From an optimization exercise on the open Yosys and OpenROAD flow, aimed at small area; shortcuts taken in it are not production practice.
RTL that was checked went through simulation tests only; none was proved equivalent to the original.
Some runs may be left out. An edit can pass the tests and still lose a function that they never use.
No functional check of the RTL was part of run 2.
Power and IR drop assume default switching activity.

## config.mk

```make
export PLATFORM = sky130hd
export DESIGN_NAME = kgp_risc
export DESIGN_NICKNAME = kgp_risc
export VERILOG_FILES = /design/flow/design.v
export SDC_FILE = /design/flow/constraint.sdc
export NUM_CORES = 4
export LEC_CHECK = 0
export CAP_MARGIN = 20
export CORE_MARGIN = 2
export CORE_UTILIZATION = 30
export SLEW_MARGIN = 20
```

## constraint.sdc

```tcl
create_clock -name core_clock -period 25.0 [get_ports {clk}]
set_input_delay 5.0000 -clock core_clock [delete_from_list [all_inputs] [get_ports {clk}]]
set_output_delay 5.0000 -clock core_clock [all_outputs]
set_load 0.01 [all_outputs]
```

## design.v

```verilog
`timescale 1ns / 1ps
module instruction_decode(input wire[31:0] instruction, output wire[1:0] opcode, output wire[3:0] fcode, output wire[4:0] rs, output wire[4:0] rt, output wire[15:0] imm, output wire[15:0] sh, output wire[25:0] j);
		assign opcode = instruction[31:30];
		assign fcode = instruction[29:26];
		assign rs = instruction[25:21];
		assign rt = instruction[20:16];
		assign imm = instruction[15:0];
		assign sh = instruction[15:0];
		assign j = instruction[25:0];
endmodule
`timescale 1ns / 1ps
module control_unit(input wire clk, input wire rst, input wire[1:0] opcode, input wire[3:0] fcode, 
output reg[5:0] alu_control, 
output reg branch, regWrite, memWrite, const_src, memRead, regData, reg2PC, regWriteSelect );
always@(opcode or fcode or rst)
begin	
	if(rst)
	begin
		alu_control <= 0;
		branch <= 0;
		regWrite <= 0;
		memWrite <= 0;
		memRead <= 0;
		regData <= 0;
		reg2PC <= 0;
		regWriteSelect <= 0;
		const_src <= 0;
	end
	else begin
		alu_control <= 0;
		branch <= 0;
		regWrite <= 0;
		memWrite <= 0;
		memRead <= 0;
		regData <= 0;
		reg2PC <= 0;
		regWriteSelect <= 0;
		const_src <= 0;
		case(opcode)
			2'd0: begin
						case(fcode)
							4'd0: begin
										alu_control <= 6'd0;
										branch <= 0;
										regWrite <= 1;
										memWrite <= 0;
										memRead <= 1;
										const_src <= 0;
										regData <= 0;
										reg2PC <= 0;
										regWriteSelect <= 0;	
									end
							4'd1: begin
										alu_control <= 6'd0;
										branch <= 0;
										regWrite <= 0;
										memWrite <= 1;
										memRead <= 0;
										const_src <= 0;
										regData <= 0;
										reg2PC <= 0;
										regWriteSelect <= 0;	
									end
							default: begin
										end
						endcase	
					end
			2'd1: begin
						case(fcode)
							4'd0: begin
										alu_control <= 6'b010000;
										branch <= 0;
										regWrite <= 1;
										memWrite <= 0;
										memRead <= 0;
										const_src <= 0;
										regData <= 1;
										reg2PC <= 0;
										regWriteSelect <= 0;	
									end
							4'd1: begin
										alu_control <= 6'b010001;
										branch <= 0;
										regWrite <= 1;
										memWrite <= 0;
										memRead <= 0;
										const_src <= 0;
										regData <= 1;
										reg2PC <= 0;
										regWriteSelect <= 0;	
									end
							4'd2: begin
										alu_control <= 6'b010010;
										branch <= 0;
										regWrite <= 1;
										memWrite <= 0;
										memRead <= 0;
										const_src <= 0;
										regData <= 1;
										reg2PC <= 0;
										regWriteSelect <= 0;	
									end
							4'd3: begin
										alu_control <= 6'b010011;
										branch <= 0;
										regWrite <= 1;
										memWrite <= 0;
										memRead <= 0;
										const_src <= 0;
										regData <= 1;
										reg2PC <= 0;
										regWriteSelect <= 0;	
									end
							4'd4: begin
										alu_control <= 6'b010100;
										branch <= 0;
										regWrite <= 1;
										memWrite <= 0;
										memRead <= 0;
										const_src <= 0;
										regData <= 1;
										reg2PC <= 0;
										regWriteSelect <= 0;	
									end
							4'd5: begin
										alu_control <= 6'b010101;
										branch <= 0;
										regWrite <= 1;
										memWrite <= 0;
										memRead <= 0;
										const_src <= 0;
										regData <= 1;
										reg2PC <= 0;
										regWriteSelect <= 0;	
									end
							4'd6: begin
										alu_control <= 6'b010110;
										branch <= 0;
										regWrite <= 1;
										memWrite <= 0;
										memRead <= 0;
										const_src <= 0;
										regData <= 1;
										reg2PC <= 0;
										regWriteSelect <= 0;	
									end
							4'd7: begin
										alu_control <= 6'b010111;
										branch <= 0;
										regWrite <= 1;
										memWrite <= 0;
										memRead <= 0;
										const_src <= 0;
										regData <= 1;
										reg2PC <= 0;
										regWriteSelect <= 0;	
									end
							4'd8: begin
										alu_control <= 6'b011000;
										branch <= 0;
										regWrite <= 1;
										memWrite <= 0;
										memRead <= 0;
										const_src <= 0;
										regData <= 1;
										reg2PC <= 0;
										regWriteSelect <= 0;	
									end	
							default: begin
										end
						endcase
					end
			2'd2: begin
						case(fcode)
							4'd0: begin
											alu_control <= 6'b100000;
											branch <= 0;
											regWrite <= 1;
											memWrite <= 0;
											const_src <= 0;
											memRead <= 0;
											regData <= 1;
											reg2PC <= 0;
											regWriteSelect <= 0;	
										end
							4'd1: begin
											alu_control <= 6'b100001;
											branch <= 0;
											regWrite <= 1;
											memWrite <= 0;
											const_src <= 0;
											memRead <= 0;
											regData <= 1;
											reg2PC <= 0;
											regWriteSelect <= 0;	
										end
							4'd2: begin
											alu_control <= 6'b100010;
											branch <= 0;
											regWrite <= 1;
											memWrite <= 0;
											const_src <= 1;
											memRead <= 0;
											regData <= 1;
											reg2PC <= 0;
											regWriteSelect <= 0;	
										end
							4'd3: begin
											alu_control <= 6'b100011;
											branch <= 0;
											regWrite <= 1;
											memWrite <= 0;
											const_src <= 1;
											memRead <= 0;
											regData <= 1;
											reg2PC <= 0;
											regWriteSelect <= 0;	
										end
							4'd4: begin
											alu_control <= 6'b100100;
											branch <= 0;
											regWrite <= 1;
											memWrite <= 0;
											const_src <= 1;
											memRead <= 0;
											regData <= 1;
											reg2PC <= 0;
											regWriteSelect <= 0;	
										end
							default: begin
										end
						endcase
					end
			2'd3: begin
						case(fcode)
							4'd0: begin
											alu_control <= 6'b110000;
											branch <= 1;
											regWrite <= 0;
											memWrite <= 0;
											const_src <= 0;
											memRead <= 0;
											regData <= 0;
											reg2PC <= 1;
											regWriteSelect <= 0;	
										end
							4'd1: begin
											alu_control <= 6'b110001;
											branch <= 1;
											regWrite <= 0;
											memWrite <= 0;
											const_src <= 0;
											memRead <= 0;
											regData <= 0;
											reg2PC <= 0;
											regWriteSelect <= 0;	
										end
							4'd2: begin
											alu_control <= 6'b110010;
											branch <= 1;
											regWrite <= 0;
											memWrite <= 0;
											const_src <= 0;
											memRead <= 0;
											regData <= 0;
											reg2PC <= 0;
											regWriteSelect <= 0;	
										end
							4'd3: begin
											alu_control <= 6'b110011;
											branch <= 1;
											regWrite <= 0;
											memWrite <= 0;
											memRead <= 0;
											const_src <= 0;
											regData <= 0;
											reg2PC <= 0;
											regWriteSelect <= 0;	
										end
							4'd4: begin
											alu_control <= 6'b110100;
											branch <= 1;
											regWrite <= 0;
											memWrite <= 0;
											memRead <= 0;
											const_src <= 0;
											regData <= 0;
											reg2PC <= 0;
											regWriteSelect <= 0;	
										end
							4'd5: begin
											alu_control <= 6'b110101;
											branch <= 1;
											regWrite <= 0;
											memWrite <= 0;
											memRead <= 0;
											const_src <= 0;
											regData <= 0;
											reg2PC <= 0;
											regWriteSelect <= 0;	
										end
							4'd6: begin
											alu_control <= 6'b110110;
											branch <= 1;
											regWrite <= 0;
											memWrite <= 0;
											memRead <= 0;
											const_src <= 0;
											regData <= 0;
											reg2PC <= 0;
											regWriteSelect <= 0;	
										end
							4'd7: begin
											alu_control <= 6'b110111;
											branch <= 1;
											regWrite <= 0;
											memWrite <= 0;
											memRead <= 0;
											const_src <= 0;
											regData <= 0;
											reg2PC <= 0;
											regWriteSelect <= 0;	
										end
							4'd8: begin
											alu_control <= 6'b111000;
											branch <= 1;
											regWrite <= 0;
											memWrite <= 0;
											memRead <= 0;
											const_src <= 0;
											regData <= 0;
											reg2PC <= 0;
											regWriteSelect <= 0;	
										end
							4'd9: begin
											alu_control <= 6'b111001;
											branch <= 1;
											regWrite <= 0;
											memWrite <= 0;
											memRead <= 0;
											const_src <= 0;
											regData <= 0;
											reg2PC <= 0;
											regWriteSelect <= 0;	
										end
							4'd10: begin
											alu_control <= 6'b111010;
											branch <= 1;
											regWrite <= 0;
											memWrite <= 0;
											memRead <= 0;
											const_src <= 0;
											regData <= 0;
											reg2PC <= 0;
											regWriteSelect <= 0;	
										end
							4'd11: begin
											alu_control <= 6'b111011;
											branch <= 1;
											regWrite <= 1;
											memWrite <= 0;
											memRead <= 0;
											const_src <= 0;
											regData <= 0;
											reg2PC <= 1;
											regWriteSelect <= 0;	
										end
							default: begin
										end
						endcase
					end
			default: begin
						end
		endcase
	end
end
endmodule
`timescale 1ns / 1ps
module branch(input wire clk, input wire rst, input wire[1:0] opcode, input wire[3:0] fcode, input wire[25:0] offset_in, input wire[31:0] reg_val, input wire z_flag, input wire c_flag, input wire s_flag, input wire o_flag, output reg[25:0] offset_out, output reg branch );
	wire z_flag_c, c_flag_c, o_flag_c, s_flag_c;
	d_flip_flop z_flag_ff(clk, rst, z_flag, z_flag_c),
				 c_flag_ff(clk, rst, c_flag, c_flag_c),
				 s_flag_ff(clk, rst, s_flag, s_flag_c),
				 o_flag_ff(clk, rst, o_flag, o_flag_c);
	always @(opcode or fcode or reg_val or offset_in or z_flag_c or c_flag_c or s_flag_c or o_flag_c or rst)
	begin
		if (rst) begin
			offset_out = 0;
			branch = 0;
		end
		else begin
			if (opcode == 2'b11) begin
				branch = 1;
				case(fcode)
					4'b0010: begin  
									offset_out = offset_in;
								end
					4'b0001: begin  
									offset_out = reg_val[25:0];
								end
					4'b0011: begin  
									if (z_flag_c) offset_out = offset_in;
									else begin
										branch = 0;
										offset_out = 0;
									end
								end
					4'b0100: begin  
									if (!z_flag_c) offset_out = offset_in;
									else begin
										branch = 0;
										offset_out = 0;
									end
								end
					4'b0101: begin  
									if (c_flag_c) offset_out = offset_in;
									else begin
										branch = 0;
										offset_out = 0;
									end
								end
					4'b0110: begin  
									if (!c_flag_c) offset_out = offset_in;
									else begin
										branch = 0;
										offset_out = 0;
									end
								end
					4'b0111: begin  
									if (s_flag_c) offset_out = offset_in;
									else begin
										branch = 0;
										offset_out = 0;
									end
								end
					4'b1000: begin  
									if (!s_flag_c) offset_out = offset_in;
									else begin
										branch = 0;
										offset_out = 0;
									end
								end
					4'b1001: begin  
									if (o_flag_c) offset_out = offset_in;
									else begin
										branch = 0;
										offset_out = 0;
									end
								end
					4'b1010: begin  
									if (!o_flag_c) offset_out = offset_in;
									else begin
										branch = 0;
										offset_out = 0;
									end
								end
					4'b1011: begin  
									offset_out = offset_in;
								end
					4'b0000: begin  
									offset_out = reg_val[25:0];
								end
					default: begin
									branch = 0;
									offset_out = 0;
								end
					endcase
			end
			else begin 
				offset_out = 0;
				branch = 0;
			end
		end
	end
endmodule
`timescale 1ns / 1ps
module d_flip_flop(input wire clk, input wire rst, input wire in, output reg out);
	always @(posedge clk or posedge rst)
	begin
		if(rst)
			out <= 0;
		else
			out <= in;
	end
endmodule
`timescale 1ns / 1ps
module Mux_32b_2x1(input wire [31:0] a, input wire [31:0] b, input wire select, output reg[31:0] out);
	always @(*)
	begin 
		if(select)
			out = b;
		else out = a;
	end
endmodule
`timescale 1ns / 1ps
module Mux_5b_2x1(input wire [4:0] a, input wire [4:0] b, input wire select, output reg[4:0] out);
	always @(*)
		begin 
			if(select)
				out = b;
			else out = a;
		end
endmodule
`timescale 1ns / 1ps
module register_bank(input wire clk,input wire rst,input wire regWriteEnable, input wire [4:0] regAddr_write, input wire [31:0] regWriteData, input wire [4:0] regAddr_1, output wire [31:0] regReadData_1,input wire [4:0] regAddr_2, output wire [31:0] regReadData_2, input wire flag);
	reg [31:0] regArray [31:0];
	integer i; 
	always @ (posedge clk or posedge rst )
	begin
		if(rst)
		begin
			for(i=0;i<32;i=i+1) 
				regArray[i] <= 32'd0;
		end
		else
		begin
			if(regWriteEnable) 
			begin
				regArray[regAddr_write] <= regWriteData;
			end
		end
	end
	assign regReadData_1 = regArray[regAddr_1];  
	assign regReadData_2 = flag?regArray[regAddr_2]:32'd0;  
endmodule
`timescale 1ns / 1ps
module alu(input wire[31:0] a, input wire[31:0] b, input wire[15:0] imm, input wire[5:0] control, output reg[31:0] res, output reg[31:0] res_mult, output reg c_flag, output reg z_flag, output reg s_flag, output reg o_flag);
	wire [31:0] multu_l, multu_u, mult_l, mult_u, addi;
	wire [31:0] addn, shift, shif_i;
	wire cn, ci;
	always@(a or b or imm or control)
	begin
		c_flag = 0;  
		z_flag = 0;  
		s_flag = 0;  
		o_flag = 0;  
		res_mult = 32'd0;
		case(control)
			6'b010000: res = a & b;
			6'b010001: res = a ^ b;
			6'b010010: begin
							{c_flag,res} = a+b;
						  end 
			6'b010011: begin
							res = a * b;  
						  end
			6'b010100: begin
							res = a * b;  
						  end
			6'b010101: res = ~b + 1;
			6'b010110: res = a>>b;
			6'b010111: res = a<<b;
			6'b011000: res = $signed(a)>>>b;
			6'b100000: begin
							{c_flag,res} = a+imm;
						  end
			6'b100001: res = ~imm + 1;
			6'b100010: res = a>>imm;
			6'b100011: res = a<<imm;
			6'b100100: res = $signed(a)>>>imm; 
			6'b000000: res = a+imm;
			6'b110000: res = a;
			6'b110001: res = b;
			default: res = 32'd0;
		endcase
		if(res==32'd0) begin
			z_flag = 1;  
		end
		s_flag = res[31];  
		o_flag = c_flag^(res[31]^(a[31]^b[31]));  
	end
endmodule
`timescale 1ns / 1ps
module l_s_memory( input wire clk, input wire rst, input wire [9:0] addr, input wire [31:0] data_in, input wire MemRead, MemWrite, 
	output wire [31:0] data_out,
	output wire [9:0] mem_addr, output wire [31:0] mem_wdata, output wire mem_we, output wire mem_re, input wire [31:0] mem_rdata);
	wire ena;
	wire [9:0] address;
	assign ena = (MemRead)? 1'b1 : MemWrite;
	assign address = (ena)? addr : 10'd0;
	assign mem_addr = address;
	assign mem_wdata = data_in;
	assign mem_we = MemWrite;
	assign mem_re = MemRead;
	assign data_out = mem_rdata;
endmodule
`timescale 1ns / 1ps
module data_path( input wire clk, input wire rst, input wire regWriteEnable, input wire[4:0] regAddr_1, input wire[4:0] regAddr_2,  input wire [15:0] shift_amount,
					  input wire [31:0] npc, input wire reg_to_pc, input wire regWrite_select,
					  input wire MemRead, input wire MemWrite, input wire [5:0] alu_control, input wire const_src, input wire reg_data,
					  input wire [15:0] imm, output wire [31:0] alu_result, alu_result_mult, output wire zero_flag, output wire carry_flag,
					  output wire sign_flag, output wire overflow_flag,
					  output wire [9:0] dmem_addr, output wire [31:0] dmem_wdata, output wire dmem_we, output wire dmem_re, input wire [31:0] dmem_rdata);
	wire[31:0] memDataOut; 
	wire[31:0] alu_result_temp, alu_result_temp_mult;  
	wire[31:0] regWriteData, regReadData_1, regReadData_2;  
	wire[31:0] regWriteData_temp;    
		l_s_memory l_s_mem(.clk(clk), .rst(rst),.addr(alu_result_temp[9:0]),.data_in(regReadData_2),.MemRead(MemRead),
						.MemWrite(MemWrite),.data_out(memDataOut),
						.mem_addr(dmem_addr),.mem_wdata(dmem_wdata),.mem_we(dmem_we),.mem_re(dmem_re),.mem_rdata(dmem_rdata));  
	Mux_32b_2x1 reg_input(.a(memDataOut),.b(alu_result_temp),.select(reg_data),.out(regWriteData_temp));
	Mux_32b_2x1 regBank_pc_input(.a(regWriteData_temp),.b(npc),.select(reg_to_pc),.out(regWriteData));   
	wire [4:0] reg_Addr_1_final;  
	Mux_5b_2x1 regBank_addr_input (.a(regAddr_1),.b(5'b11111),.select(reg_to_pc),.out(reg_Addr_1_final));  
	wire [4:0] regWriteAddr;
	Mux_5b_2x1 regWriteAddr_select (.a(reg_Addr_1_final),.b(regAddr_2),.select(regWrite_select),.out(regWriteAddr));
	register_bank Reg_Bank(.clk(clk),.rst(rst),.regWriteEnable(regWriteEnable),.regWriteData(regWriteData), .regAddr_write(regWriteAddr),
					 .regAddr_1(reg_Addr_1_final),.regAddr_2(regAddr_2),.regReadData_1(regReadData_1),.regReadData_2(regReadData_2), .flag(1'b1));
	wire [31:0] alu_input_3, alu_const_input;
	Mux_32b_2x1 alu_input_imm (.a({{16{imm[15]}},imm}),.b({16'b0,shift_amount}),.select(const_src),.out(alu_input_3)); 
	alu ALU(.a(regReadData_1),.b(regReadData_2),.imm(alu_input_3[15:0]),.control(alu_control),.res(alu_result_temp),.res_mult(alu_result_temp_mult),.z_flag(zero_flag),
				.c_flag(carry_flag),.s_flag(sign_flag),.o_flag(overflow_flag));
	assign alu_result = alu_result_temp;
	assign alu_result_mult = alu_result_temp_mult;	
endmodule
`timescale 1ns / 1ps
module kgp_risc( input wire clk, input wire rst,
	output wire [31:0] imem_addr, input wire [31:0] imem_data,
	output wire [9:0] dmem_addr, output wire [31:0] dmem_wdata, output wire dmem_we, output wire dmem_re, input wire [31:0] dmem_rdata );
	wire [31:0] pc;
	wire [31:0] instruction;
	wire [31:0] alu_result, alu_result_mult;
	wire[25:0] jump_offset;
	assign imem_addr = pc;
	assign instruction = imem_data;
	wire [1:0] opcode; 
	wire [4:0] reg_addr_1, reg_addr_2; 
	wire [3:0] fcode; 
	wire [15:0] imm, shift_amount; 
	wire [25:0] offset; 
	wire [5:0] alu_control;  
	wire Branch, regWrite, MemWrite,MemRead,const_src,reg_data,reg_to_pc,regWrite_select;  
	wire zero_flag, carry_flag, sign_flag, overflow_flag;  
	instruction_decode ID(.instruction(instruction),.opcode(opcode), .rs(reg_addr_1),.rt(reg_addr_2),.sh(shift_amount),
									.fcode(fcode),.imm(imm),.j(offset));  
	control_unit CU (.opcode(opcode),.fcode(fcode),.clk(clk),.rst(rst),.alu_control(alu_control),
					 .branch(Branch),.regWrite(regWrite),.memRead(MemRead),.memWrite(MemWrite),.regWriteSelect(regWrite_select),
					 .const_src(const_src),.regData(reg_data),.reg2PC(reg_to_pc));
	wire branch_success;  
	branch BL(.clk(clk),.rst(rst),.opcode(opcode),.fcode(fcode),.offset_in(offset),.reg_val(alu_result),.z_flag(zero_flag),
				  .c_flag(carry_flag),.o_flag(overflow_flag),.s_flag(sign_flag),.branch(branch_success),.offset_out(jump_offset));  
	data_path DP (.clk(clk),.rst(rst),.regWriteEnable(regWrite),.regAddr_1(reg_addr_1),.regAddr_2(reg_addr_2),.shift_amount(shift_amount), 
					 .npc(pc),.reg_to_pc(reg_to_pc), .regWrite_select(regWrite_select),
					 .MemRead(MemRead),.MemWrite(MemWrite),.alu_control(alu_control),.const_src(const_src),.reg_data(reg_data),
					 .imm(imm),.alu_result(alu_result),.alu_result_mult(alu_result_mult),.zero_flag(zero_flag),.carry_flag(carry_flag),
					 .sign_flag(sign_flag),.overflow_flag(overflow_flag),
					 .dmem_addr(dmem_addr),.dmem_wdata(dmem_wdata),.dmem_we(dmem_we),.dmem_re(dmem_re),.dmem_rdata(dmem_rdata)); 
	PC_next PCN(.clk(clk),.rst(rst),.offset(jump_offset),.branch(branch_success),.pc(pc));
endmodule
`timescale 1ns / 1ps
`default_nettype none
module PC_next(input wire clk,input wire [25:0] offset,input wire branch, output reg [31:0] pc,input wire rst);
	wire [31:0] pc_next, pc_non_jump, pc_jump;
	always @(posedge clk or posedge rst)
	begin
		if(rst)
		begin
			pc <= 32'd0; 		 
		end
		else
			pc <= pc_next; 	 
	end
	assign pc_non_jump = pc + 32'd4; 								 
	assign pc_jump = pc + 32'd4 + {{6{offset[25]}},offset}; 	 
	assign pc_next = (branch)? pc_jump: pc_non_jump; 			 
endmodule
```

## run.sh

```bash
#!/bin/bash
# synth_recipe.tcl (not shown) runs the flow's synth.tcl, then flattens the netlist and writes it again
# the make line also repeats each setting of config.mk as NAME=value (left out here)
make -C /OpenROAD-flow-scripts/flow DESIGN_CONFIG=/design/flow/config.mk WORK_HOME=/design/flow/orfs CLKGATE_MAP_FILE= SYNTH_SCRIPT=/design/flow/synth_recipe.tcl finish
```

==> results by group, run 1 <==
STA
  – F_max: 46.6 MHz
  – Clk_skew: 126 ps
  – Crit share post-route: 0.858
  – Final setup violation count: 0
  – Setup TNS: 0 ps
  – Hold slack final: 488 ps
  – RSZ-0062 raised after global routing: false
  – Slew headroom: 0.123
  – Count of final max-slew check failures: 0
  – Final hold vios: 0
  – Worst-Margin Slew: about 1300 ps
  – Minimum clock period: approximately 21000 ps

GRT
  – Total grt overflow: 0
  – Number of global-route vias before repair: 85930
  – GRT Total Usage: 0.362
  – Number of antenna violations at the first check in global routing: 63
  – Largest net degree at the start of global routing: ~160
  – First-pass GRT wire length: 727000 microns

Drt
  – Final WL: roughly 540000 microns
  – Drt initial violations: 15078
  – Vias per inst: around 6.5
  – Routed Antenna Nets: 0
  – DRC viols: 0
  – WL/cell: 37.8 microns
  – Initial DRT Pass Iterations: 13
  – DR vias: between 90000 and 100k

Placed design
  – GP Congestion: approximately 1.1
  – Hpwl dp: approximately 370000 microns
  – Port Buf Inserts: around 140
  – Post-DP Area: between 90000 and 100000 sq um

Synth
  – Synth top area share: 0.311
  – Post-synthesis sequential area ratio: 0.311
  – Synthesized flop and latch total: 1060
  – Cell variety after synth: roughly 110
  – Number of synthesized flops with an enable pin: 0
  – Syn Std Cell Area: about 85000 sq um
  – Post-synth ARST share: 1.00
  – Total number of yosys warnings: 9
  – Post-synth top area cell: dfrtp_1
  – Post-Syn Instances: approximately 10000
  – Mean area per synthesized cell: around 8.1 sq um
  – Synth cell count leaders: 1704 x nand2_1, 1242 x o21ai_0, 1060 x dfrtp_1, 685 x nand3_1, 654 x clkbuf_1
  – Most common cell in the synthesized netlist: nand2_1
  – Top_reg_cell synth: dfrtp_1
  – Top post-synthesis cells by area: dfrtp_1 31%, fa_1 9.7%, nand2_1 7.5%

Floorplan
  – Die footprint: around 290000 sq um
  – Io pins: roughly 140
  – Initial Util: 0.302
  – Die width: 537 microns
  – DIE HEIGHT: 537 microns
  – Core Rows: a little under 200
  – Core area: 282000 sq um

Clock network
  – Resize count post-CTS: 0
  – CTS root buf: clkbuf_16
  – CTS Hold Buffers Added: 0
  – Clock latency (worst-skew pair): 900 ps
  – H-tree level count: 3
  – CTS clk-pin slew, worst paths: ~70 ps
  – Postcts setup bufs: 0
  – Worst-case clock buffer depth: 3
  – CTS tree: yes
  – TritonCTS Buffers: roughly 110
  – CTS Sinks: ~1100

Final layout
  – Layout cells sized above 1: 0.0939
  – Synth-to-Final Area Change: 12.6%
  – Core Util, Final: 0.340
  – Count of nets after finishing: around 11000
  – Post-route cell area: 96000 sq um

Setup path
  – CP max FO: 31
  – WP data required: 20000 ps
  – Biggest cell delay along the critical path: between 900 and 1000 ps
  – Top cell by count, worst path: fa_1
  – Flop2flop setup slack: 10610 ps
  – Worst setup EP type: output port
  – Type of origin of the critical path: input port
  – Arr. time, crit path: ~16000 ps
  – Slowest stage cell, crit path: a2111oi_0
  – CP Class: input port to output port

Power and ir drop
  – Leak: approximately 41 nW
  – Worst VDD drop: between 0.00006 and 0.00007 V
  – Pwr dens: approximately 58 nW/um^2

Worst hold path
  – Hold WC Path Type: flop to flop

Run status
  – Outcome: no timing/DRC/antenna violations

Job
  – Max-Cap Viols: 0
run 1: placed cells by master (no fill, tap or decap), types with 172 or more instances in the layout:
cell type and n:
nor2_1 504, buf_4 424, nor3_1 203, dfrtp_1 1060, inv_1 556, and3_1 175
o21ai_0 1231, a21oi_1 254, nand3_1 678, nand4_1 184, mux2i_1 256, ha_1 208
a22oi_1 254, and2_1 172, fa_1 411, nand2_1 1677
run 1: critical path: cells and delay by family:
| kind | cells | cell delay, ps |
|---|---|---|
| simple gates | 5 | 1760 |
| xor+xnor | 1 | 150 |
| fa+ha+maj | 9 | 3730 |
| buf+inv | 8 | 2070 |
| compound gates | 9 | 3620 |
run 1: power by group:
part           total [W]  leakage, nW  switching, W  internal, W
logic            0.00166         24.7       0.00119     0.000470
registers        0.00207         14.5      0.000214      0.00185
clock network    0.00183         1.89      0.000833     0.000997
run 1: path summary, 6_finish.rpt:
check | from | end | cells past startpoint
max | imem_data[27] | dmem_addr[9] | 32
min reg2reg | DP.Reg_Bank.regArray[11][19]$_DFFE_PP0P_ | DP.Reg_Bank.regArray[11][19]$_DFFE_PP0P_ | 2
min in group asynchronous | rst | PCN.pc[2]$_DFF_PP0_ | 2
max reg2reg | DP.Reg_Bank.regArray[28][5]$_DFFE_PP0P_ | PCN.pc[31]$_DFF_PP0_ | 53
max in group asynchronous | rst | DP.Reg_Bank.regArray[16][17]$_DFFE_PP0P_ | 6
min | DP.Reg_Bank.regArray[11][19]$_DFFE_PP0P_ | DP.Reg_Bank.regArray[11][19]$_DFFE_PP0P_ | 2
run 1: layer usage:
metal  track usage  wire length [microns]
met1         0.434                 195000
met2         0.503                 213000
met3         0.156                  73600
met4         0.289                  53200
met5       0.00592                    482
run 1: sequential cells by signal, indices dropped and copies added, names as in the netlist:
signal and count:
DP.Reg_Bank.regArray 1024, BL.z_flag_ff.out 1, BL.s_flag_ff.out 1, BL.o_flag_ff.out 1, BL.c_flag_ff.out 1, PCN.pc 32
run 1: cell families (layout without fill, tap and decap cells):
logic type | count (synthesis) | after routing | share of synthesized area
compound gates | 2755 | 2755 | 0.207
other cells | 0 | 50 | 0
buf+inv | 1489 | 1355 | 0.0714
flops | 1060 | 1060 | 0.311
simple gates | 4049 | 4049 | 0.223
xor+xnor | 192 | 192 | 0.0197
fa+ha+maj | 619 | 619 | 0.127
mux | 325 | 325 | 0.0406
run 1: stage by stage:
step                cells  total power, W  worst slack [ps]
floorplan           10489         0.00287             -4160
global placement    13873         0.00365              3940
detailed placement  13874         0.00365              3840
CTS                 14088         0.00545              3820
global route        14105         0.00568              3430
finish              14148         0.00556              3560
run 1: cell type report:
class                   count  area [sq um]
diodes                     50           125
clock inverters            67           783
well taps                3743          4680
multi-input cells        7940         53800
flip-flops and latches   1060         26500
clock buffers             147          3130
fillers                 29870        186000
repair buffers            575          4810
inverters                 566          2130
### The metal 1 layer, run 1

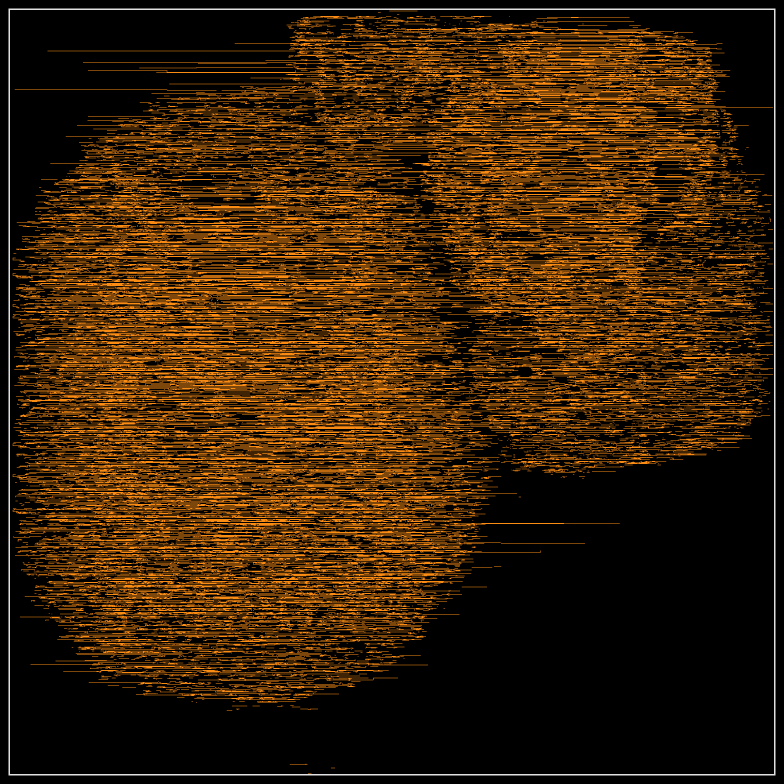
main direction = horizontal
longest straight run = 174 microns
wire length on this layer = 195 mm

### Met2 routing, run 1

Cells faint in the background.
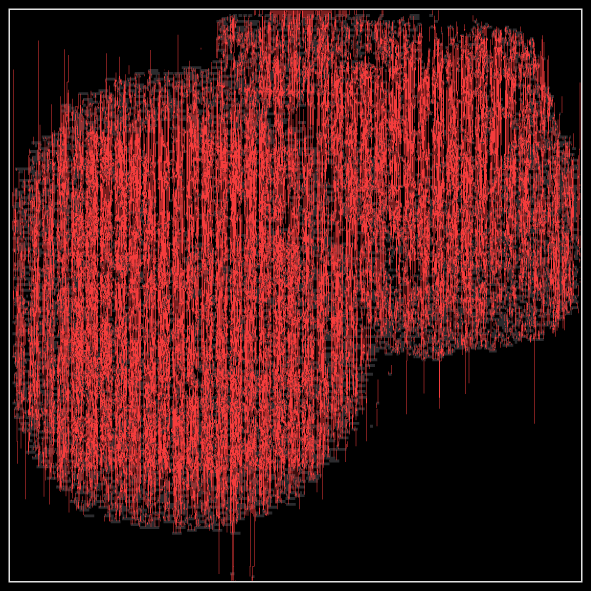
share of all routed wire = 40%
nets with wire on the layer = 8629
main direction = vertical

### The metal 3 layer, run 1

Scale bar: 200 microns.
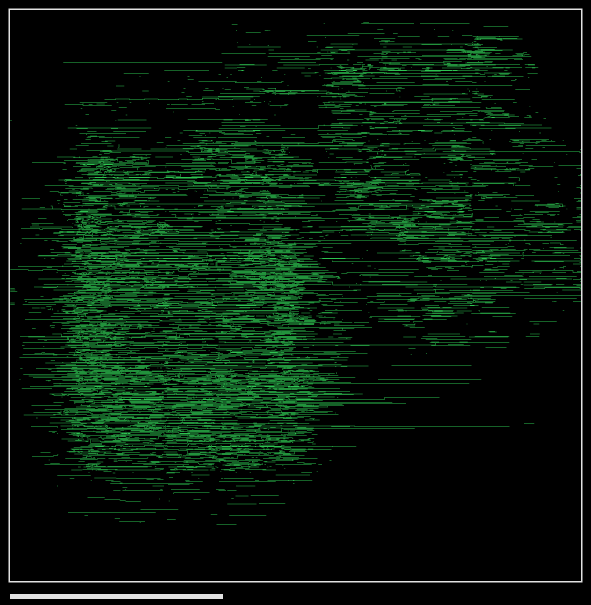
main direction = horizontal
share of all routed wire = 14%
wire length on this layer = 73.6 mm
nets with wire on the layer = 1617

==> run 2: too many edits to list; what changed since run 1 <==
design.v: 666 -> 773 lines; modules unchanged: 0
  mul32: new, 610 lines
  kgp_risc: edited, 33 -> 107 lines
  wmux: new, 3 lines
  rdbit: new, 3 lines
  mfa: new, 4 lines
  mha: new, 4 lines
  mbpp: new, 3 lines
  add32: new, 9 lines
  pcnext: new, 16 lines
  shifter: new, 12 lines
  removed: instruction_decode, control_unit, branch, d_flip_flop, Mux_32b_2x1, Mux_5b_2x1, register_bank, alu, l_s_memory, data_path, PC_next
==> module pcnext as of run 2 <==
module pcnext(input wire [31:0] pc, input wire [31:0] y, output wire [31:0] n);
	wire [31:0] p4;
	wire [32:2] ic;
	assign p4[1:0] = pc[1:0];
	assign p4[2] = ~pc[2];
	assign ic[3] = pc[2];
	genvar k;
	generate for (k = 3; k < 32; k = k + 1) begin : I
		mha u (.x(pc[k]), .y(ic[k]), .s(p4[k]), .c(ic[k+1]));
	end endgenerate
	wire [32:0] c;
	assign c[0] = 1'b0;
	generate for (k = 0; k < 32; k = k + 1) begin : F
		mfa u (.x(p4[k]), .y(y[k]), .z(c[k]), .s(n[k]), .c(c[k+1]));
	end endgenerate
endmodule
==> module mfa as of run 2 <==
module mfa(input wire x, input wire y, input wire z, output wire s, output wire c);
	assign s = x ^ y ^ z;
	assign c = (x & y) | (x & z) | (y & z);
endmodule
==> module shifter as of run 2 <==
module shifter(input wire [31:0] a, input wire [4:0] n, input wire big, input wire left, input wire fill, output wire [31:0] y);
	wire [31:0] arev, sin, sr, srrev;
	genvar k;
	generate for (k = 0; k < 32; k = k + 1) begin : REV
		assign arev[k] = a[31-k];
		assign srrev[k] = sr[31-k];
	end endgenerate
	assign sin = left ? arev : a;
	wire [32:0] sx = $signed({fill, sin}) >>> n;
	assign sr = big ? {32{fill}} : sx[31:0];
	assign y = left ? srrev : sr;
endmodule
==> module mha as of run 2 <==
module mha(input wire x, input wire y, output wire s, output wire c);
	assign s = x ^ y;
	assign c = x & y;
endmodule
==> module add32 as of run 2 <==
module add32(input wire [31:0] a, input wire [31:0] b, input wire ci, output wire [31:0] s, output wire co);
	wire [32:0] c;
	assign c[0] = ci;
	genvar k;
	generate for (k = 0; k < 32; k = k + 1) begin : F
		mfa u (.x(a[k]), .y(b[k]), .z(c[k]), .s(s[k]), .c(c[k+1]));
	end endgenerate
	assign co = c[32];
endmodule
==> module rdbit as of run 2 <==
module rdbit(input wire [31:0] s, input wire [31:0] d, output wire y);
	assign y = |(s & d);
endmodule
==> module mbpp as of run 2 <==
module mbpp(input wire one, input wire two, input wire neg, input wire x, input wire y, output wire p);
	assign p = ((one & x) | (two & y)) ^ neg;
endmodule
==> module kgp_risc as of run 2 <==
module kgp_risc( input wire clk, input wire rst,
	output wire [31:0] imem_addr, input wire [31:0] imem_data,
	output wire [9:0] dmem_addr, output wire [31:0] dmem_wdata, output wire dmem_we, output wire dmem_re, input wire [31:0] dmem_rdata );
	wire [1:0]  op  = imem_data[31:30];
	wire [3:0]  fc  = imem_data[29:26];
	wire [4:0]  rs  = imem_data[25:21];
	wire [4:0]  rt  = imem_data[20:16];
	wire [15:0] imm = imem_data[15:0];
	wire [25:0] off = imem_data[25:0];
	wire op0 = (op == 2'd0), op1 = (op == 2'd1), op2 = (op == 2'd2), op3 = (op == 2'd3);
	wire is_ld  = op0 & (fc == 4'd0);
	wire is_st  = op0 & (fc == 4'd1);
	wire r_and  = op1 & (fc == 4'd0);
	wire r_xor  = op1 & (fc == 4'd1);
	wire r_add  = op1 & (fc == 4'd2);
	wire r_mul  = op1 & ((fc == 4'd3) | (fc == 4'd4));
	wire r_neg  = op1 & (fc == 4'd5);
	wire r_srl  = op1 & (fc == 4'd6);
	wire r_sll  = op1 & (fc == 4'd7);
	wire r_sra  = op1 & (fc == 4'd8);
	wire i_add  = op2 & (fc == 4'd0);
	wire i_neg  = op2 & (fc == 4'd1);
	wire i_srl  = op2 & (fc == 4'd2);
	wire i_sll  = op2 & (fc == 4'd3);
	wire i_sra  = op2 & (fc == 4'd4);
	wire b_ret  = op3 & (fc == 4'd0);
	wire b_reg  = op3 & (fc == 4'd1);
	wire b_call = op3 & (fc == 4'd11);
	wire b_zero = op3 & (fc >= 4'd2) & (fc <= 4'd11);
	wire r_ok   = op1 & (fc <= 4'd8);
	wire i_ok   = op2 & (fc <= 4'd4);
	wire rpc    = b_ret | b_call;
	wire s_shift = r_srl | r_sll | r_sra | i_srl | i_sll | i_sra;
	wire s_add   = ~(r_and | r_xor | r_mul | s_shift | b_ret | b_reg | b_zero);
	reg [31:0] pc;
	reg zf, cf, sf, vf;
	reg [31:0] vld;                
	wire [4:0] a1 = rpc ? 5'd31 : rs;
	wire we = (is_ld | r_ok | i_ok | b_call) & ~rst;
	wire [31:0] wd;
	wire [31:0] sel1 = (32'd1 << a1) & vld;
	wire [31:0] sel2 = (32'd1 << rt) & vld;
	wire [31:0] wsel = (32'd1 << a1) & {32{we}};
	wire [31:0] col [0:31];        
	genvar g, i;
	generate for (g = 0; g < 32; g = g + 1) begin : R
		reg [31:0] r;
		wire [31:0] nx;
		wire en = wsel[g];
		wire enn = ~wsel[g];
		for (i = 0; i < 32; i = i + 1) begin : B
			wmux u (.en(en), .enn(enn), .d(wd[i]), .q(r[i]), .y(nx[i]));
			assign col[i][g] = r[i];
		end
		always @(posedge clk) r <= nx;
	end endgenerate
	wire [31:0] a, b;
	generate for (i = 0; i < 32; i = i + 1) begin : RD
		rdbit u1 (.s(sel1), .d(col[i]), .y(a[i]));
		rdbit u2 (.s(sel2), .d(col[i]), .y(b[i]));
	end endgenerate
	wire neg = r_neg | i_neg;
	wire [31:0] opnd = (r_add | r_neg) ? b : {16'd0, imm};
	wire [31:0] sum;
	wire cout;
	add32 ADD (.a(a & {32{~neg}}), .b(opnd ^ {32{neg}}), .ci(neg), .s(sum), .co(cout));
	wire [31:0] samt = op1 ? b : {16'd0, imm};
	wire big = |samt[31:5];
	wire left = r_sll | i_sll;
	wire fill = (r_sra | i_sra) & a[31];
	wire [31:0] shres;
	shifter SH (.a(a), .n(samt[4:0]), .big(big), .left(left), .fill(fill), .y(shres));
	wire [31:0] prod;
	mul32 MUL (.a(a), .b(b), .p(prod));
	wire [31:0] res = ({32{r_and}} & (a & b)) | ({32{r_xor}} & (a ^ b)) | ({32{r_mul}} & prod)
	                | ({32{s_shift}} & shres) | ({32{b_ret}} & a) | ({32{b_reg}} & b)
	                | ({32{s_add}} & sum);
	wire c_n = (r_add | i_add) & cout;
	wire z_n = ~|res;
	wire s_n = res[31];
	wire v_n = c_n ^ res[31] ^ a[31] ^ b[31];
	wire take = op3 & ( (fc == 4'd0) | (fc == 4'd1) | (fc == 4'd2) | (fc == 4'd11)
	                  | ((fc == 4'd3) & zf) | ((fc == 4'd4) & ~zf)
	                  | ((fc == 4'd5) & cf) | ((fc == 4'd6) & ~cf)
	                  | ((fc == 4'd7) & sf) | ((fc == 4'd8) & ~sf)
	                  | ((fc == 4'd9) & vf) | ((fc == 4'd10) & ~vf) );
	wire [25:0] x = (b_ret | b_reg) ? res[25:0] : off;
	wire [31:0] pcn;
	pcnext PCN (.pc(pc), .y({{6{x[25]}}, x} & {32{take}}), .n(pcn));
	assign wd = b_call ? pc : (is_ld ? dmem_rdata : res);
	always @(posedge clk or posedge rst) begin
		if (rst) begin
			pc <= 32'd0;
			zf <= 1'b0; cf <= 1'b0; sf <= 1'b0; vf <= 1'b0;
			vld <= 32'd0;
		end else begin
			pc <= pcn;
			zf <= z_n; cf <= c_n; sf <= s_n; vf <= v_n;
			vld <= vld | wsel;
		end
	end
	assign imem_addr  = pc;
	assign dmem_re    = is_ld & ~rst;
	assign dmem_we    = is_st & ~rst;
	assign dmem_addr  = (is_ld | is_st) ? sum[9:0] : 10'd0;
	assign dmem_wdata = b;
endmodule
==> module wmux as of run 2 <==
module wmux(input wire en, input wire enn, input wire d, input wire q, output wire y);
	assign y = (en & d) | (enn & q);
endmodule
--- a/config.mk
+++ b/config.mk
@@ -8,4 +8,6 @@
 export CAP_MARGIN = 20
 export CORE_MARGIN = 2
-export CORE_UTILIZATION = 30
+export CORE_UTILIZATION = 45
 export SLEW_MARGIN = 20
+export SYNTH_HIERARCHICAL = 1
+export SYNTH_MINIMUM_KEEP_SIZE = 0
### Placed standard cells, run 2

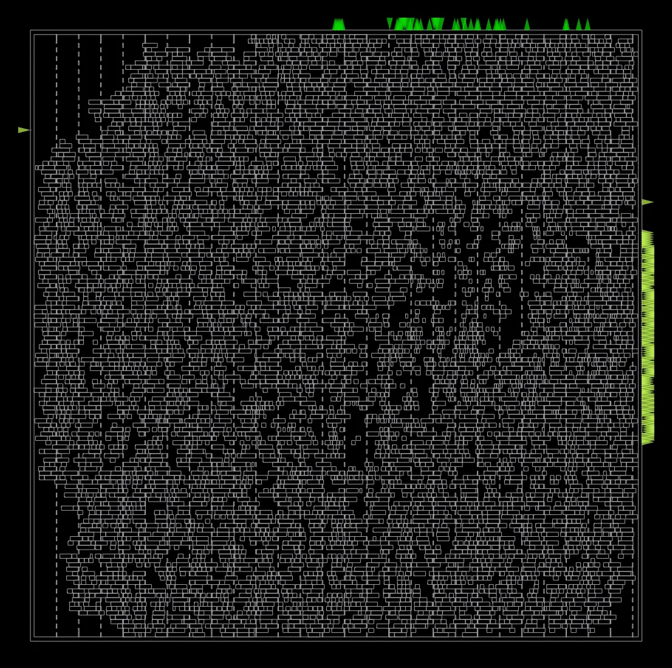
Core Util, Final: 0.550
Seq/total area: 0.286
FILL cells: 12339
core area: 141000 sq um

### The metal 3 layer, run 2

Scale bar: 100 microns.
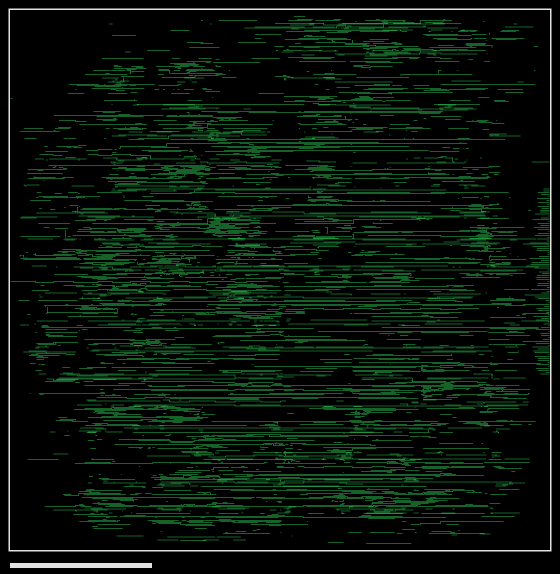
wire length on this layer = 41.4 mm
longest straight run = 236 microns
nets with wire on the layer = 1164
share of all routed wire = 13%
main direction = horizontal

==> run 2 against run 1 <==
  * Combinational power fell by 64%
  * Worst hold slack lost 22 ps
  * Still clean on timing, DRC and antenna
  * First-iteration DRC count fell by 42%
  * Non-clock buffer count grew 243
  * Final area decreased by 19%
  * Via count is 32% lower
  * Sequential cell count is 32 higher
  * Critical path depth rose by 21
==> results by group, run 2 <==
Placed design
  – GP Congestion: 1.06 (was 1.10)
  – Placed insts: 8310 (was 13874)
  – Port Buf Inserts: 141 (unchanged)
  – Hpwl dp: 219000 microns (was 375000 microns)
  – Place WS: -336 ps (was 3840 ps)

Power and ir drop
  – Tot Pwr: 0.00443 W (was 0.00556 W)
  – Pwr dens: 57.0 nW/um^2 (was 57.9 nW/um^2)
  – Worst VDD drop: 0.0000581 V (was 0.0000622 V)
  – Leak: 30.5 nW (was 41.1 nW)

STA
  – Crit share post-route: 0.986 (was 0.858)
  – Count of final max-slew check failures: 0 (unchanged)
  – Slew headroom: 0.217 (was 0.123)
  – Minimum clock period: 24640 ps (was 21440 ps)
  – F_max: 40.6 MHz (was 46.6 MHz)
  – RSZ-0062 raised after global routing: false (unchanged)
  – Worst-Margin Slew: 1170 ps (was 1320 ps)
  – Final hold vios: 0 (unchanged)
  – Clk_skew: 83.8 ps (was 126 ps)
  – Setup ws final: 360 ps (was 3560 ps)
  – Final setup violation count: 0 (unchanged)

Job
  – Max-Cap Viols: 0 (unchanged)

Synth
  – Mean area per synthesized cell: 11.1 sq um (was 8.12 sq um)
  – Post-Syn Instances: 5738 (was 10489)
  – Total number of yosys warnings: 7 (was 9)
  – Cell variety after synth: 83 (was 114)
  – Top_reg_cell synth: dfxtp_1 (was dfrtp_1)
  – Post-synth ARST share: 0.0623 (was 1.00)
  – Syn Std Cell Area: 63900 sq um (was 85200 sq um)
  – Synth top area share: 0.321 (was 0.311)
  – Synth cell count leaders: 1024 x a22o_1, 1024 x dfxtp_1, 960 x a22oi_1, 337 x a22oi_2, 334 x xnor2_1 (was 1704 x nand2_1, 1242 x o21ai_0, 1060 x dfrtp_1, 685 x nand3_1, 654 x clkbuf_1)
  – Post-synth top area cell: dfxtp_1 (was dfrtp_1)
  – Top post-synthesis cells by area: dfxtp_1 32%, a22o_1 14%, a22oi_1 11% (was dfrtp_1 31%, fa_1 9.7%, nand2_1 7.5%)
  – Post-synthesis sequential area ratio: 0.347 (was 0.311)
  – Number of synthesized flops with an enable pin: 0 (unchanged)
  – Synthesized flop and latch total: 1092 (was 1060)

Worst hold path
  – Worst hold path depth: 1 (was 2)
  – WHS Endpoint: vld[7]$_DFF_PP0_ (was DP.Reg_Bank.regArray[11][19]$_DFFE_PP0P_)
  – Hold_sp: vld[7]$_DFF_PP0_ (was DP.Reg_Bank.regArray[11][19]$_DFFE_PP0P_)
  – Hold WC Path Type: flop to flop (unchanged)

Final layout
  – Max FFs per register: 1024 (unchanged)
  – Commonest non-fill, non-tap cells in the layout: 1024 x dfxtp_1, 1024 x a22o_1, 960 x a22oi_1 (was 1677 x nand2_1, 1231 x o21ai_0, 1060 x dfrtp_1)
  – Post-Layout Cell Count: 8560 (was 14148)
  – Layout cells sized above 1: 0.216 (was 0.0939)
  – Count of nets after finishing: 6987 (was 10941)
  – Synth-to-Final Area Change: 21.6% (was 12.6%)
  – Top Registers: R.r: 1024 flops, pc: 32 flops, vld: 32 flops (was DP.Reg_Bank.regArray: 1024 flops, PCN.pc: 32 flops)
  – Most flop-heavy register: R.r (was DP.Reg_Bank.regArray)

GRT
  – Largest net degree at the start of global routing: 65 (was 163)
  – Total grt overflow: 0 (unchanged)
  – GRT Total Usage: 0.429 (was 0.362)
  – Number of global-route vias before repair: 59535 (was 85930)
  – Number of antenna violations at the first check in global routing: 35 (was 63)
  – First-pass GRT wire length: 455000 microns (was 727000 microns)

Clock network
  – CTS root buf: clkbuf_16 (unchanged)
  – Worst-case clock buffer depth: 3 (unchanged)
  – CTS Sinks: 1092 (was 1060)
  – CTS clk-pin slew, worst paths: 60 ps (was 70 ps)
  – H-tree level count: 3 (unchanged)
  – CTS tree: yes (unchanged)
  – CTS Hold Buffers Added: 0 (unchanged)
  – TritonCTS Buffers: 115 (was 113)
  – Clock latency (worst-skew pair): 800 ps (was 900 ps)

Setup path
  – Crit path max-delay family: adder cells (unchanged)
  – Arr. time, crit path: 25230 ps (was 16440 ps)
  – Biggest cell delay along the critical path: 720 ps (was 970 ps)
  – Top cell by count, worst path: fa_1 (unchanged)
  – WP data required: 25590 ps (was 20000 ps)
  – Register-to-Register Path Depth: 51 (was 53)
  – RR Startpoint: vld[5]$_DFF_PP0_ (was DP.Reg_Bank.regArray[28][5]$_DFFE_PP0P_)
  – Slowest stage cell, crit path: or4_4 (was a2111oi_0)
  – CP max FO: 10 (was 31)
  – CP Class: input port to flop (was input port to output port)
  – Flop2flop setup slack: 5670 ps (was 10610 ps)
  – CP Buf/Inv Count: 3 (was 8)
  – Worst setup EP type: flop (was output port)
  – Type of origin of the critical path: input port (unchanged)
  – Critical R2R Capture: pc[31]$_DFF_PP0_ (was PCN.pc[31]$_DFF_PP0_)

Drt
  – Vias per inst: 7.28 (was 6.49)
  – M1 WL: 123000 microns (was 195000 microns)
  – Met3 WL post-DR: 41400 microns (was 73600 microns)
  – Drt initial violations: 8795 (was 15078)
  – Initial DRT Pass Iterations: 8 (was 13)
  – WL/cell: 37.5 microns (was 37.8 microns)
  – Top routing layer in use: met5 (unchanged)
  – Met2 Routed Length: 132000 microns (was 213000 microns)
  – Routed Antenna Nets: 0 (unchanged)
  – DRC viols: 0 (unchanged)
  – DR vias: 62297 (was 91828)
  – Final WL: 321000 microns (was 535000 microns)

Floorplan
  – DIE HEIGHT: 381 microns (was 537 microns)
  – Die width: 381 microns (was 537 microns)
  – Initial Util: 0.453 (was 0.302)
  – Core Rows: 138 (was 195)
  – Die footprint: 145000 sq um (was 288000 sq um)
  – Io pins: 142 (unchanged)

Run status
  – Outcome: no timing/DRC/antenna violations (unchanged)
==> run 2: stage by stage <==
step	TNS (ps)	hold WS [ps]	area [sq um]	utilization
finish	0	466	77700	0.550
global route	0	492	77600	0.550
CTS	0	466	77500	0.549
detailed placement	-336	452	73500	0.520
global placement	-466	447	73400	0.520
floorplan	0	433	64000	-
==> run 2: layout make-up <==
cell class | count | area [sq um]
antenna | 32 | 80.1
clock buffer | 148 | 3150
clock inverter | 67 | 927
fill | 12339 | 63500
inverter | 32 | 121
multi-input combinational | 4481 | 41200
sequential | 1092 | 22200
tap | 1890 | 2360
timing repair buffer | 818 | 7680
==> run 2: logic make-up after synthesis <==
group | Yosys count | synth area share
AOI/OAI and AO/OA | 2547 | 0.346
DFF | 1092 | 0.347
and+or+nand+nor | 931 | 0.0812
adders and majority gates | 381 | 0.109
xor gates and xnor gates | 354 | 0.0485
muxes | 251 | 0.0522
buffers and inverters | 180 | 0.0158
other | 2 | 0.000117
==> run 2: layer usage <==
layer / vias up / track usage
met2: 4635 / 0.612
li1: 25375 / -
met5: - / 0.00198
met3: 988 / 0.137
met4: 22 / 0.266
met1: 31277 / 0.560
==> run 2: worst max-delay path by stage <==
stage,from,end,depth (start not counted)
after floorplan,imem_data[16],R[11].r[31]$_DFF_P_,48
after global placement,imem_data[27],pc[31]$_DFF_PP0_,53
after detailed placement,imem_data[27],pc[31]$_DFF_PP0_,53
after CTS,imem_data[27],pc[31]$_DFF_PP0_,53
after global routing,imem_data[27],pc[31]$_DFF_PP0_,53
final,imem_data[27],pc[31]$_DFF_PP0_,53
==> run 2: worst register-to-register path, delay by kind of cell (launching register included) <==
kind                       cells  cell delay [ps]
and+or+nand+nor               10             2960
AOI/OAI and AO/OA              5              940
adders and majority gates     32            13990
DFF                            1              400
buffers and inverters          4              870
==> run 2: repair_timing <==
| item | 4_1_cts | 5_1_grt |
|---|---|---|
| setup buffers | 0 | 0 |
| endpoints found under the hold margin | 0 | 0 |
| endpoints found under the setup margin | 0 | 1 |
| resized for setup | 0 | 4 |
==> run 2: per-module statistics from Yosys (local to each module, per instance), a selection <==
module | cells | flip-flops and latches | copies in the design
shifter | 395 | 0 | 1
mfa | 1 | 0 | 289
kgp_risc | 1954 | 1092 | 1
mha | 1 | 0 | 60
mbpp | 2 | 0 | 272
wmux | 1 | 0 | 1024
rdbit | 21 | 0 | 64
mul32 | 126 | 0 | 1
pcnext | 2 | 0 | 1
==> run 2: power by group <==
| group | internal (W) | switching [W] |
|---|---|---|
| sequential | 0.00185 | 0.000119 |
| combinational | 0.000243 | 0.000353 |
| clock | 0.00107 | 0.000790 |

-- separate check: timing with driven ports --
No port has a modelled driver above. Below, the same layouts with a new extraction and two added sets of constraints.
Step 1, drivers: a clkbuf_16 drives clk and a buf_2 each remaining input, both assumed.
Step 2 times the ports against the registers' clock, not the clock port: input delays grow and output delays shrink by t, the midpoint of the rising clock arrivals with the driver on.
a / b / c = ideal / step 1 / step 2; a / b = the first two.
| run | t (ns) | setup slack, ns | hold slack, ns | worst register clock-pin slew, ns |
|---|---|---|---|---|
| run 1 | 0.919 | 3.558 / 3.439 / 3.439 | 0.488 / 0.488 / 0.488 | 0.09 / 0.09 |
| run 2 | 0.830 | 0.360 / 0.405 / -0.425 | 0.466 / 0.466 / 0.466 | 0.07 / 0.07 |
With both steps, setup timing fails in run 2, where it was met with ideal ports. The setup slack of run 2, which loses most, moves by +0.045 ns with the drivers and by -0.785 ns with both steps.
